This design comes from an exercise in tuning for small area and a short achievable clock period on the open sky130 flow, not from production work. RTL that was checked went through simulation tests only; none was proved equivalent to the original. The series may have gaps, and a smaller design here may also do less where the tests do not look. For runs 2 and 3, only the layout was checked, not whether the RTL still works.

## run.sh

```bash
#!/bin/bash
# synth_recipe.tcl (not shown) runs the flow's synth.tcl, then flattens the netlist and writes it again
# the make line also repeats each setting of config.mk as NAME=value (left out here)
make -C /OpenROAD-flow-scripts/flow DESIGN_CONFIG=/design/flow/config.mk WORK_HOME=/design/flow/orfs CLKGATE_MAP_FILE= SYNTH_SCRIPT=/design/flow/synth_recipe.tcl finish
```

## config.mk

```make
export PLATFORM = sky130hd
export DESIGN_NAME = TempVerilogMultiplier
export DESIGN_NICKNAME = TempVerilogMultiplier
export VERILOG_FILES = /design/flow/design.v
export SDC_FILE = /design/flow/constraint.sdc
export NUM_CORES = 4
export LEC_CHECK = 0
export CAP_MARGIN = 20
export CORE_MARGIN = 2
export CORE_UTILIZATION = 40
export SLEW_MARGIN = 20
```

## constraint.sdc

```tcl
create_clock -name core_clock -period 5.6 [get_ports {clk}]
set_input_delay 1.1200 -clock core_clock [delete_from_list [all_inputs] [get_ports {clk}]]
set_output_delay 1.1200 -clock core_clock [all_outputs]
set_load 0.01 [all_outputs]
```

## design.v

```verilog
`timescale 1ns / 1ps
module TempVerilogMultiplier(
	 input clk,
    input reset,
    input en,
	 input [31:0] in0,	
	 input [31:0] in1,
	 input [31:0] in2,	
	 input signedOp,
	 output [63:0] out0,
	 output [63:0] out0Pre
    );
	wire s;
	reg [63:0] result;
	wire [63:0] resultPre;
	wire [63:0] level0 [0:31]; 
	reg [63:0] level1 [0:7];
	reg [63:0] level2 [0:1];
	integer i;
	genvar j;
	assign s = signedOp;
	assign out0 = result;
	assign out0Pre = resultPre;
	generate 
		for (j=0; j<31; j=j+1) begin
			assign level0[j] =  (({sign32(in1,s), in1}) << j) & duplicate(in0[j]);
		end;
		for (j=31; j<32; j=j+1) begin
			assign level0[j] =  (s ? -(({sign32(in1,s), in1}) << j) : (({sign32(in1,s), in1}) << j)) & duplicate(in0[j]);
		end;
	endgenerate;
	always @(posedge clk) begin
		for (i=0; i<8; i=i+1) begin
			level1[i] <= level0[i] + level0[i+8] + level0[i+16] + level0[i+24];
		end;
		for (i=0; i<2; i=i+1) begin
			level2[i] <= level1[i] + level1[i+2] + level1[i+4] + level1[i+6];
		end;		
		result <= resultPre; 
	end;
	assign resultPre = level2[0] + level2[1];
	function [63:0] duplicate(b);
		integer k;
	begin
		for (k=0; k<64; k=k+1)
			duplicate[k] = b;
	end;	
	endfunction;
	function [31:0] sign32(input [31:0] b, input s);
		integer k;
	begin
		for (k=0; k<32; k=k+1)
			sign32[k] = b[31] & s;
	end;	
	endfunction;
endmodule
```

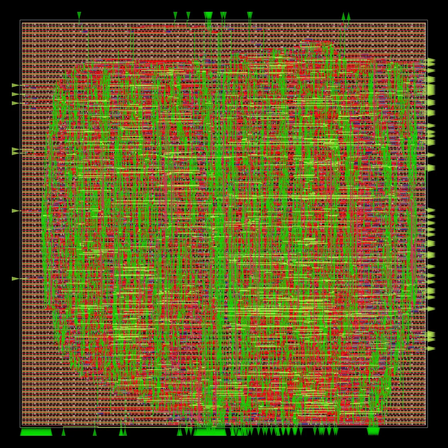
Fig. 1. Routing view (run 1).
detailed route wirelength on metal2: 109000 µm
met1 layer wirelength in the final routing: 105000 µm
Detailed Route WL: 237000 µm
overall via count from detail_route: 62300

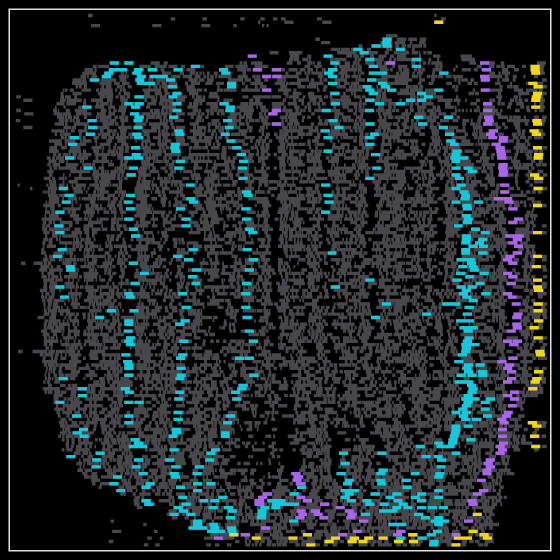
Fig. 2. Sequential cells coloured by netlist name (run 1).
Other cells in grey.
| signal | colour | placed flops |
|---|---|---|
| level1 | cyan | 484 |
| level2 | purple | 127 |
| result | yellow | 64 |

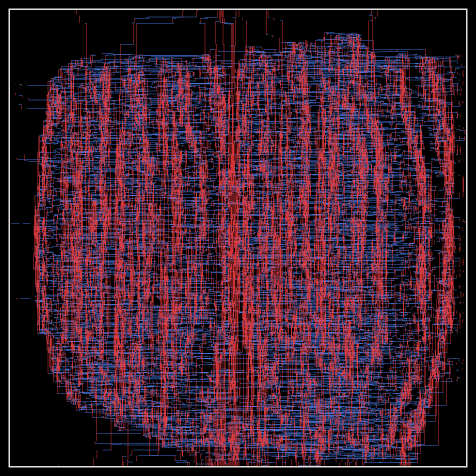
Fig. 3. Metal layers overlaid (run 1).
Only two layers are drawn.
| layer | colour | wire length |
|---|---|---|
| metal 1 | blue | 105 mm |
| metal 2 | red | 109 mm |

==> out/summary.md, run 1 <==
The flow ran to the end and the layout has no timing, DRC or antenna violations. The y dimension of the die came out at 433 µm. The share of the synthesized area in the top cell type came out at 20.5%.

Clock-pin slew was measured on the worst setup and hold paths at 0.06 ns. In the synthesized netlist the async set-or-reset flop fraction comes to 0%. The total nets after synthesis was 10200.

STA puts the critical path data arrival time at 4.31 ns. The vias per cell was 5.13; the average detailed-routed wire length per instance was 19.5 µm. Cell taking the most area after synthesis: sky130_fd_sc_hd__fa_1. The register with the most flip-flops in the layout has 484 of them. The post-layout net count was 11200; the first-pass detailed-route iteration total was 6. The launch point of the worst reg-to-reg path was level1[2][18].

Dominant synthesized flop cell: sky130_fd_sc_hd__dfxtp_1. In the final layout, flip-flops and latches take up 15.0% of the cell area. The run gives 187000 µm² as the die area.

The register cell area after layout was 13500 µm²; the post-synthesis simple-gate area fraction was 16.4%. The global-route wire length before repair was 362000 µm; the multi-input combinational gate total was 6191. The number of clock buffer instances in the layout is 106, and the count of antenna diodes in the layout is 16. The type of destination of the critical path is an output pin. By area the synthesized netlist is led by sky130_fd_sc_hd__fa_1 20%, sky130_fd_sc_hd__dfxtp_1 18%, sky130_fd_sc_hd__ha_1 13%. The most numerous cell on the critical path was sky130_fd_sc_hd__a21oi_4. The critical path's slowest cell was sky130_fd_sc_hd__clkdlybuf4s50_1. The leading cell category by total area was multi-input combinational cells. For the insertion delay of the later-clocked pin in the worst-skew pair, the log shows 0.74 ns. Clock skew on the completed layout was measured at 0.0278 ns.

In this run, the number of DRC markers left after iteration 0 of detailed routing was 3531. Subtracting the final worst setup slack from the clock period gives 5.43 ns. The number of enable flip-flop cells after synthesis was 0.

The tools report the setup slack on the worst flop-to-flop path as 0.46 ns.
## Run 2: large edit since run 1, in outline
design.v: 56 -> 3057 lines; modules unchanged: 0
  TempVerilogMultiplier: edited, 55 -> 3057 lines
--- a/config.mk
+++ b/config.mk
@@ -9,3 +9,4 @@
 export CORE_MARGIN = 2
 export CORE_UTILIZATION = 40
+export SETUP_SLACK_MARGIN = 1.2
 export SLEW_MARGIN = 20
==> run 2 against run 1 <==
Net effect: still clean on timing, DRC and antenna; via count down 63%; global-route usage fell by 0.17 points; die area fell by 59%; worst setup slack improved by 0.72 ns; core utilization is 0.87 points lower; sequential share of layout area is 0.90 points higher; final cell count shrank 67%; worst hold slack improved by 0.16 ns; sequential cell count decreased by 402; clock-buffer cell count down 61.
==> out/summary.md, run 2 <==
Counting flops with an async set or reset pin after synthesis yields a share of 0%. The tools report the count of warnings emitted by yosys as 1. In this design, the critical path's most frequently occurring cell is sky130_fd_sc_hd__o21ai_4. The run finished with no timing, DRC or antenna violations. Summing over every cut layer, the via total after detailed routing is 23000.

Counting plain and timing-repair buffers in the layout gives 450. Counting flops with a built-in enable in the synthesized netlist gives 0. Subtracting the final worst setup slack from the clock period gives 4.72 ns. The sequential fraction of total cell area is 15.9%.

Critical path's slowest cell: sky130_fd_sc_hd__a2111oi_4. The register with the most flip-flops in the final layout is result. The register with the most flip-flops in the layout has 64 of them. The tools report the number of clock buffer instances in the layout as 45. For this run, the leading register cell type out of synthesis is sky130_fd_sc_hd__dfxtp_1. The worst register-to-register path has a setup slack of 1.26 ns. Registers take 5720 µm².

After Yosys synthesis, XOR and XNOR cells account for 17.5% of the synthesized area. Post-CTS timing repair inserted 23 buffers for setup. By area the synthesized netlist is led by sky130_fd_sc_hd__fa_1 31%, sky130_fd_sc_hd__dfxtp_1 18%, sky130_fd_sc_hd__xor2_1 14%. The y dimension of the die was 278 µm; the non-clock inverter count in the final layout was 217.

The type of destination of the critical path was an output pin. Averaged over all synthesized cells, the footprint is 10.3 µm². The setup skew after layout is 0.0293 ns.

In the final design, more cell area goes to multi-input combinational cells than to any other class. The peak per-stage delay on the critical path is 0.34 ns, and the DRC violation total after the first TritonRoute iteration is 2363. Using the TritonRoute via totals, the vias-per-cell ratio works out to 5.73. For the detailed-routed wire length on met2, the log shows 44500 µm.

The critical path depth is 12. The critical path data arrival time is 3.60 ns. The startpoint identified for the worst register-to-register timing path is bone16. Counting every net in the synthesized netlist gives 3624. The max-slew violation count was 0; the count of antenna diodes in the layout was 0.

Synthesis produced 2916 cells. After the last flow step, the layout net total stands at 3722. The run gives 98900 µm as the total detailed-routing wirelength. The run gives 273 as the number of sequential storage elements. Max-cap violations in this run came to 0. The run gives 2037 as the multi-input combinational gate total.

The run gives 3848 as the placed instance count. After Yosys synthesis, and, or, nand and nor cells account for 3.01% of the synthesized area. The area growth from synthesis to layout is 19.8%. The share of synthesized area in the top cell type comes to 31.2%. At the placement stage, the worst setup path has a slack of 0.538 ns.

The run gives 77200 µm² as the die area. The first-pass detailed-route iteration total was 6. The synthesized design spends more area on one cell type than any other, namely sky130_fd_sc_hd__fa_1. The tools report the insertion delay of the later-clocked pin in the worst-skew pair as 0.57 ns. The largest registers in the layout are result: 64 flops, xr: 32 flops.

Measured against its own limit, the worst slew margin works out to 58.7%. The tools report the remaining global-route overflow as 0.
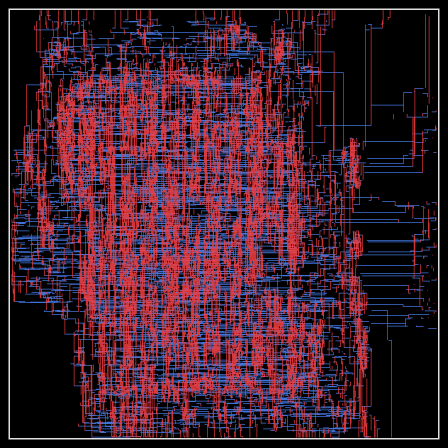
Fig. 4. Metal layers overlaid (run 2).
Only two layers are drawn.
| layer | colour | wire length |
|---|---|---|
| metal 2 | red | 44.5 mm |
| metal 1 | blue | 39.3 mm |

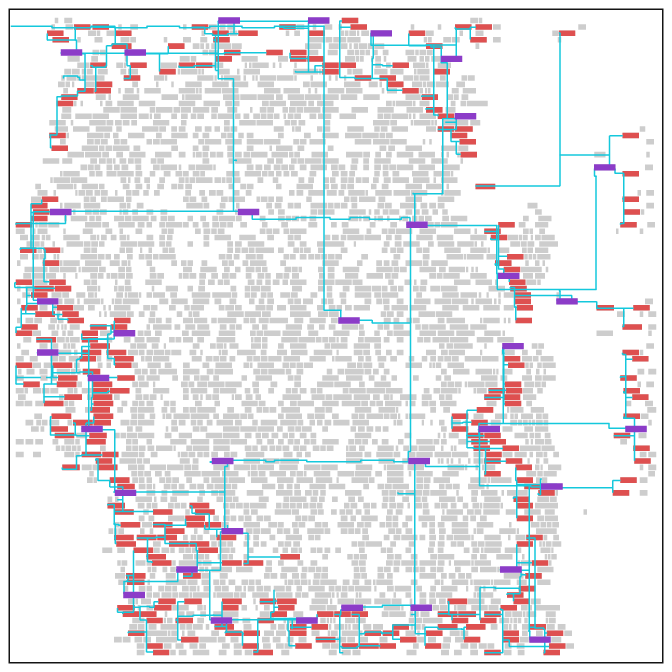
Fig. 5. Clock distribution (run 2).
[clock drivers] purple | count: 35
[flip-flops] red | count: 273
[clock wires] cyan | length: 4380 µm
routed clock nets: 36
flops lie: all over the die

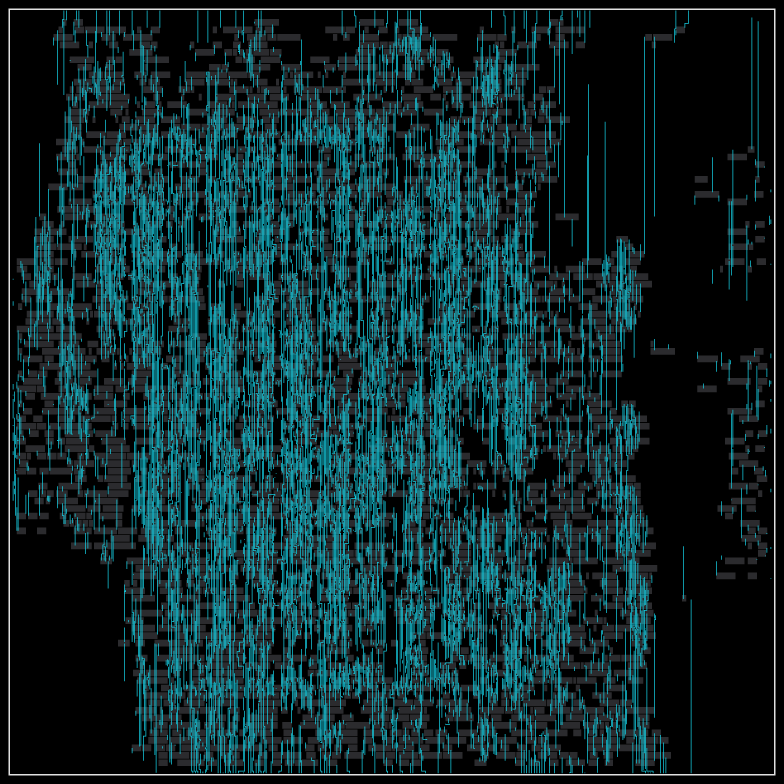
Fig. 6. The metal 2 layer (run 2).
main direction: vertical
nets with wire on the layer: 3152
wire length on this layer: 44.5 mm

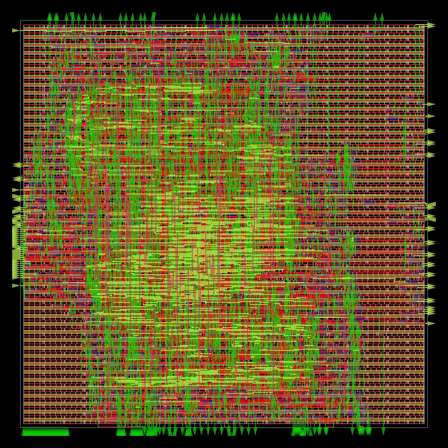
Fig. 7. Routing view (run 2).
Top Layer Used: met4
met1 layer wirelength in the final routing: 39300 µm
Wirelength per Cell: 24.7 µm

==> run 2 -> run 3 <==
==> flow/run.sh (new file) <==
#!/bin/bash
# Own layout flow: the standard ORFS flow with two changes:
#  - synthesis runs Yosys's synth with -noabc (in addition to -nofsm -noshare), so the
#    carry-save adder cells written in the RTL reach extract_fa as written (no inverters
#    between full adders); the final ABC mapping of the remaining logic is unchanged.
#  - port buffers are plain sky130_fd_sc_hd__buf_1 cells instead of the default choice.
set -euo pipefail
HERE=$(pwd)
sed 's/yosys synth -nofsm -noshare/yosys synth -nofsm -noshare -noabc/' synth_recipe.tcl > my_synth.tcl
EXTRA=()
if [[ -f flow/extra_make_args ]]; then
  while IFS= read -r line; do [[ -n "$line" ]] && EXTRA+=("$line"); done < flow/extra_make_args
fi
bash standard.sh SYNTH_SCRIPT="$HERE/my_synth.tcl" \
  "BUFFER_PORTS_ARGS=-buffer_cell sky130_fd_sc_hd__buf_1" "${EXTRA[@]}" finish > standard_flow.log 2>&1
==> standard.sh (new file) <==
#!/bin/bash
# synth_recipe.tcl (not shown) runs the flow's synth.tcl, then flattens the netlist and writes it again
# the make line also repeats each setting of config.mk as NAME=value (left out here)
make -C /OpenROAD-flow-scripts/flow DESIGN_CONFIG=/design/flow/config.mk WORK_HOME=/design/flow/orfs CLKGATE_MAP_FILE= SYNTH_SCRIPT=/design/flow/synth_recipe.tcl "${@:-finish}"
removed: run.sh
==> run 3 against run 2 <==
Net effect: critical path depth grew 2; via count decreased by 0.30%; synthesized cell count is 2.7% lower; sequential cell count unchanged.
==> out/summary.md, run 3 <==
The run finished with no timing, DRC or antenna violations. The run gives 3544 as the total nets after synthesis. The die covers 76300 µm². The first global-routing pass estimated 146000 µm of wire. The cell taking the most area after synthesis was sky130_fd_sc_hd__fa_1. The highest layer touched by signal routing is met5. Number of enable flip-flop cells after synthesis: 0. In the finished layout, the clock tree contains a buffer count of 48. Measured against its own limit, the worst slew margin works out to 42.1%.

The clock arrives with 0.0379 ns of skew. Each instance of the synthesized netlist takes up on average 10.5 µm².

The layout has 392 buffers outside the clock class. The critical path's slowest cell is sky130_fd_sc_hd__o31a_1. The number of sequential storage elements was 273; the clock slew seen by the registers of the worst setup and hold paths was 0.06 ns. The detailed router finished its first iteration with 2503 violations. The non-clock inverter count in the final layout was 74; the max capacitance violation total was 0. The synthesized netlist devotes 3.92% of its cell area to simple gates. The leading cell category by total area is multi-input combinational cells.

Once the clock tree was built, the setup fixing pass inserted 17 buffers. For this run, the detailed router's first-pass iteration total came to 7. In the final layout, the registers with the most flip-flops are result: 64 flops, xr: 32 flops. For flop-to-flop paths, the worst setup slack is 1.22 ns.

The flip-flop count of the largest register, all copies and words added is 64. The run gives 0.530 ns as the setup slack after placement. Count of warnings emitted by yosys: 1. From synthesis to final layout, the design area changed by 14.6%.

Of all flip-flops after synthesis, the portion carrying an async set or reset was 0%. The largest single stage delay on the critical path is 0.34 ns. The max-slew violation count is 0.

The insertion delay of the later-clocked pin in the worst-skew pair is 0.57 ns. The most used flip-flop cell after synthesis is sky130_fd_sc_hd__dfxtp_1. The post-layout net count is 3584. Of the total synthesized cell area, the portion taken by XOR and XNOR cells is 17.3%. The critical path depth is 14.

The die is 276 µm tall. At the worst endpoint, the arrival time is 3.63 ns. Counting I/O delays and the setup requirement, the final critical path takes 4.75 ns.

STA classifies the critical path endpoint as an output pin.
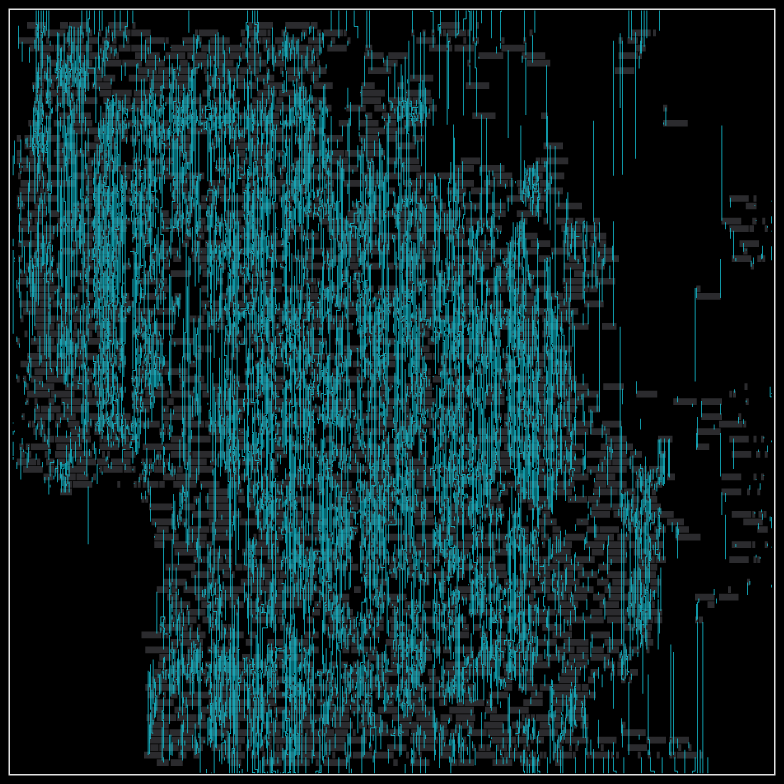
Fig. 8. The metal 2 layer (run 3).
nets with wire on the layer: 3097
share of all routed wire: 45%
main direction: vertical
Detailed Route WL: 98200 µm
Global Route met2 Usage: 38.8%
overall via count from detail_route: 22900

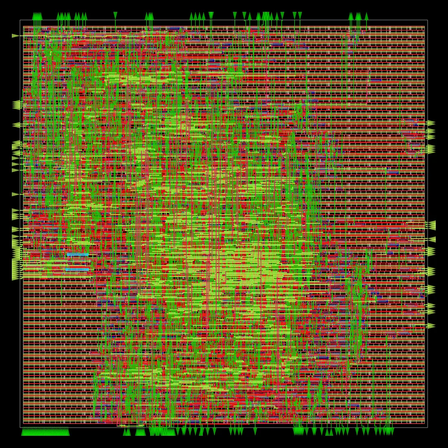
Fig. 9. Routing view (run 3).
GR Util All Layers: 24.9%
met1 layer wirelength in the final routing: 38900 µm
detailed route wirelength on metal2: 44300 µm
Wirelength per Cell: 25.5 µm

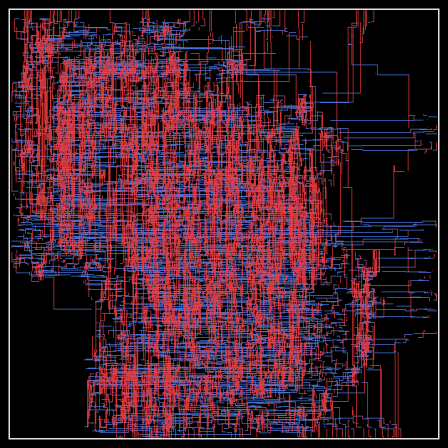
Fig. 10. Metal layers overlaid (run 3).
Only two layers are drawn.
| layer | colour | wire length |
|---|---|---|
| metal 1 | blue | 38.9 mm |
| metal 2 | red | 44.3 mm |

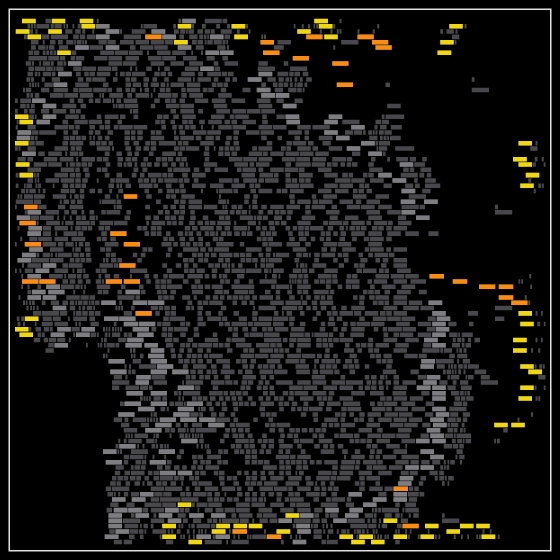
Fig. 11. Sequential cells coloured by netlist name (run 3).
Other sequential cells in the stronger grey, the rest of the logic in the fainter grey.
| signal | colour | placed flops | where |
|---|---|---|---|
| xr | orange | 32 | all over the die |
| result | yellow | 64 | all over the die |
not coloured: 177
sequential cell area share: 16.8%
FF/Latch Area: 5710 µm²

==> run 4: too many edits to list; what changed since run 3 <==
design.v: 3057 -> 2577 lines; modules unchanged: 0
  TempVerilogMultiplier: edited, 3057 -> 2577 lines
==> run.sh (new file) <==
#!/bin/bash
# synth_recipe.tcl (not shown) runs the flow's synth.tcl, then flattens the netlist and writes it again
# the make line also repeats each setting of config.mk as NAME=value (left out here)
make -C /OpenROAD-flow-scripts/flow DESIGN_CONFIG=/design/flow/config.mk WORK_HOME=/design/flow/orfs CLKGATE_MAP_FILE= SYNTH_SCRIPT=/design/flow/synth_recipe.tcl finish
--- a/config.mk
+++ b/config.mk
@@ -9,4 +9,3 @@
 export CORE_MARGIN = 2
 export CORE_UTILIZATION = 40
-export SETUP_SLACK_MARGIN = 1.2
 export SLEW_MARGIN = 20
removed: flow/run.sh
removed: standard.sh
==> run 4 against run 3 <==
Net effect: still clean on timing, DRC and antenna; worst setup slack got worse by 0.57 ns; design area is 3.4% higher; worst hold slack got worse by 0.019 ns; critical path depth grew 1; synthesized cell count increased by 12%; global-route usage shrank 0.45 points.
==> out/summary.md, run 4 <==
The non-clock inverter count in the final layout came out at 458. The average instance area after synthesis was 9.77 µm²; the number of enable flip-flop cells after synthesis was 0. DRC violation total after the first TritonRoute iteration: 2295. For the placeable core area, the log shows 77100 µm². The count of antenna diodes in the layout is 1, and the time the worst path needs with I/O delays and setup is 5.32 ns. The async set or reset register ratio after synthesis came out at 0%. After detailed routing, the wire length on met1 is 39500 µm. The run gives 4178 as the placed instance count. The y dimension of the die works out to 282 µm. After technology mapping, the gate count stands at 3173. The largest total area in the synthesized netlist belongs to sky130_fd_sc_hd__fa_1.

The routed design uses 42500 µm of met2 wire. The largest registers in the layout are result: 64 flops, xr: 32 flops. Buffers added to address setup during post-CTS repair amount to 0. Non-clock buffers in the final layout number 356. After the last flow step, the layout net total stands at 3885. The first TritonRoute pass finished after 7 iterations. The uppermost signal routing layer after detailed routing was met5. In the synthesized netlist the dominant register cell turns out to be sky130_fd_sc_hd__dfxtp_1. The run gives 1 as the count of warnings emitted by yosys.

The most numerous cell on the critical path is sky130_fd_sc_hd__buf_4. The die covers 79800 µm². The tools report the max capacitance violation total as 0. The synthesized-area fraction occupied by ao, oa, aoi and oai cells was 15.2%. The number of clock buffer instances in the layout is 45. The global routing stage identified its most utilized layer as met2. The area growth from synthesis to layout was 13.3%; the clock-cell share of area was 3.63%. The setup slack on the worst flop-to-flop path was 0.69 ns; the max-slew violation count was 0. The design has 273 sequential cells.

The synthesized-area fraction occupied by xor and xnor cells is 17.0%. STA classifies the critical path endpoint as an output pin. The total nets after synthesis came out at 3881. Timing analysis after detailed placement gives a worst setup slack of 0.624 ns.

Setup violations remaining at the end of the flow were counted as 0. The number of filler instances in the final layout came out at 7376.

Multi-input combinational cells in the finished layout were counted as 2052. The max-slew headroom at the worst pin was 41.2%.

After synthesis, the largest area contributor takes up 30.2% of total cell area. Critical path's slowest cell: sky130_fd_sc_hd__clkdlybuf4s50_1. Global routing used 37.4% of the available met2 tracks. The min-delay analysis places its worst path in the category reg2reg. The largest single stage delay on the critical path is 0.61 ns.

Summing the areas of all and, or, nand and nor instances in the mapped netlist gives 3.25% of the synthesized area. By area the synthesized netlist is led by sky130_fd_sc_hd__fa_1 30%, sky130_fd_sc_hd__dfxtp_1 18%, sky130_fd_sc_hd__a22oi_1 12%. For the worst setup path, the data arrival time is 4.20 ns. In this run the critical register-to-register path is launched from xr[3]. The flow ran to the end and the layout has no timing, DRC or antenna violations.

The number of clock buffers added by TritonCTS is 36. The register with the most flip-flops in the layout has 64 of them.
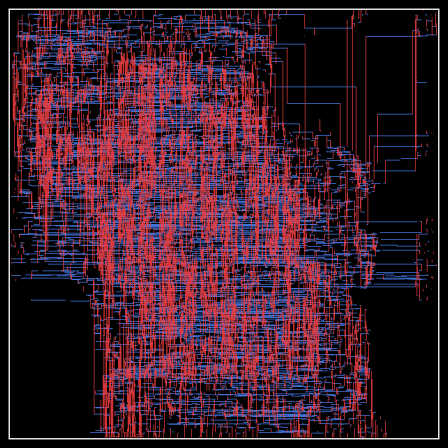
Fig. 12. Metal layers overlaid (run 4).
Only two layers are drawn.
| layer | colour | wire length |
|---|---|---|
| metal 1 | blue | 39.5 mm |
| metal 2 | red | 42.5 mm |
Wirelength per Cell: 22.6 µm
overall via count from detail_route: 22900
GR Util All Layers: 24.4%
Detailed Route WL: 95700 µm

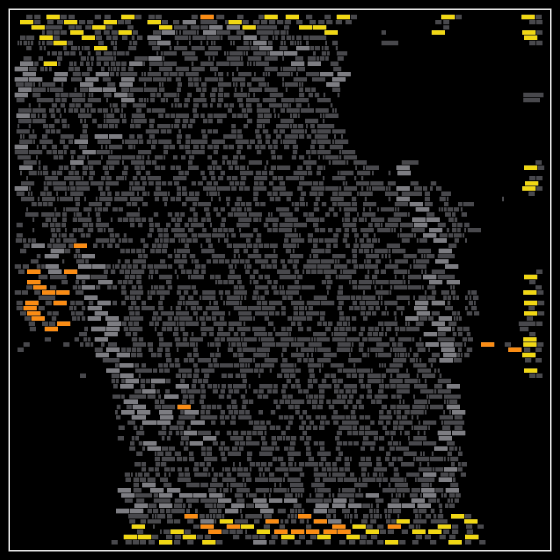
Fig. 13. Sequential cells coloured by netlist name (run 4).
Other sequential cells in the stronger grey, the rest of the logic in the fainter grey.
| signal | colour | placed flops |
|---|---|---|
| xr | orange | 32 |
| result | yellow | 64 |
not coloured: 177
Final Core Density: 45.6%
FF/Latch Area: 5480 µm²
sequential cell area share: 15.6%

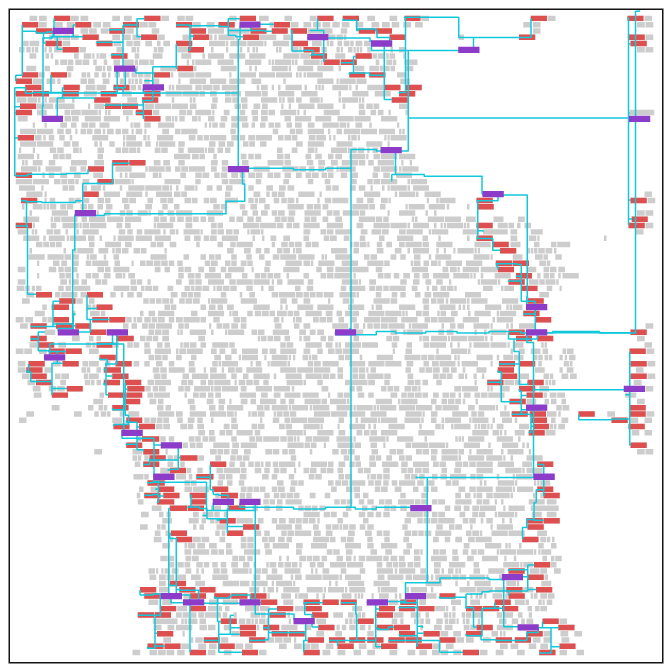
Fig. 14. Clock distribution (run 4).
[clock drivers] purple | count: 36
[clock wires] cyan | length: 4390 µm
[flip-flops] red | count: 273
routed clock nets: 37
clock insertion delay at the later pin of the skew report: 0.58 ns
Fin Clk Skew: 0.0299 ns

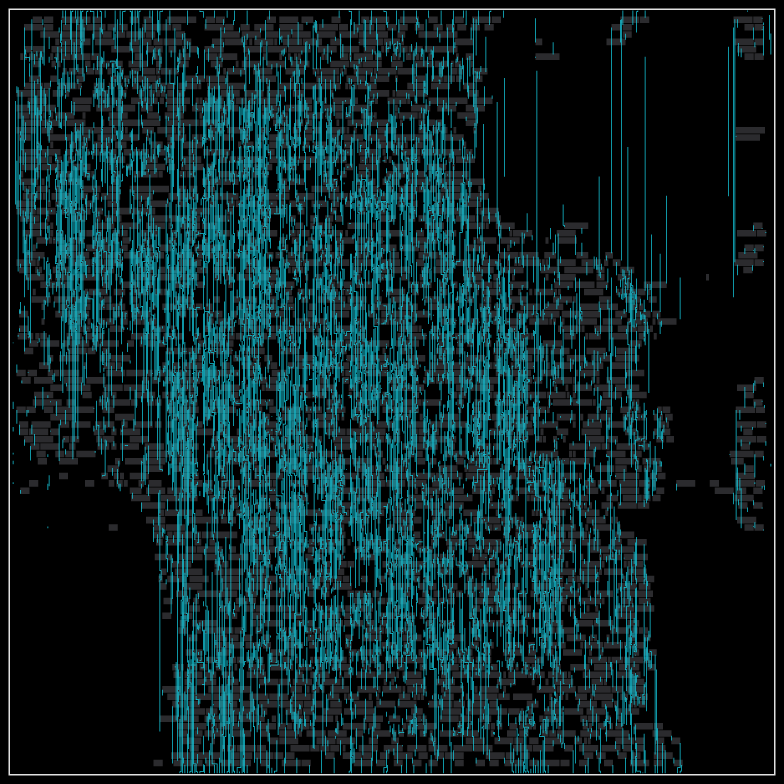
Fig. 15. The metal 2 layer (run 4).
main direction: vertical
wire length on this layer: 42.5 mm
longest straight run: 99.6 µm
share of all routed wire: 44%

port drivers added, routing unchanged:
Ports are ideal in the flow. The routed layouts listed here were re-timed in OpenROAD.
Step 1 sets driving cells, clkbuf_16 on the clock port and buf_2 on the other inputs (assumed; they add their load-dependent delay and slew).
Step 2 times the ports against the registers' clock, not the clock port: input delays grow and output delays shrink by t, the midpoint of the rising clock arrivals with the driver on.
Slacks: no drivers / after step 1 / after step 2; pairs: no drivers / after step 1.
| run | t (ns) | setup WS [ns] | cell pins on the clock port's net |
|---|---|---|---|
| run 1 | 0.796 | 0.166 / 0.087 / -0.521 | 1 |
| run 2 | 0.625 | 0.884 / 0.819 / 1.263 | 1 |
| run 3 | 0.617 | 0.850 / 0.782 / 1.220 | 1 |
| run 4 | 0.633 | 0.280 / 0.216 / 0.685 | 1 |
With both steps, setup timing fails in run 1, where it was met with ideal ports. For run 1, which loses most, drivers alone change the setup slack by -0.079 ns; drivers and shift together by -0.687 ns.
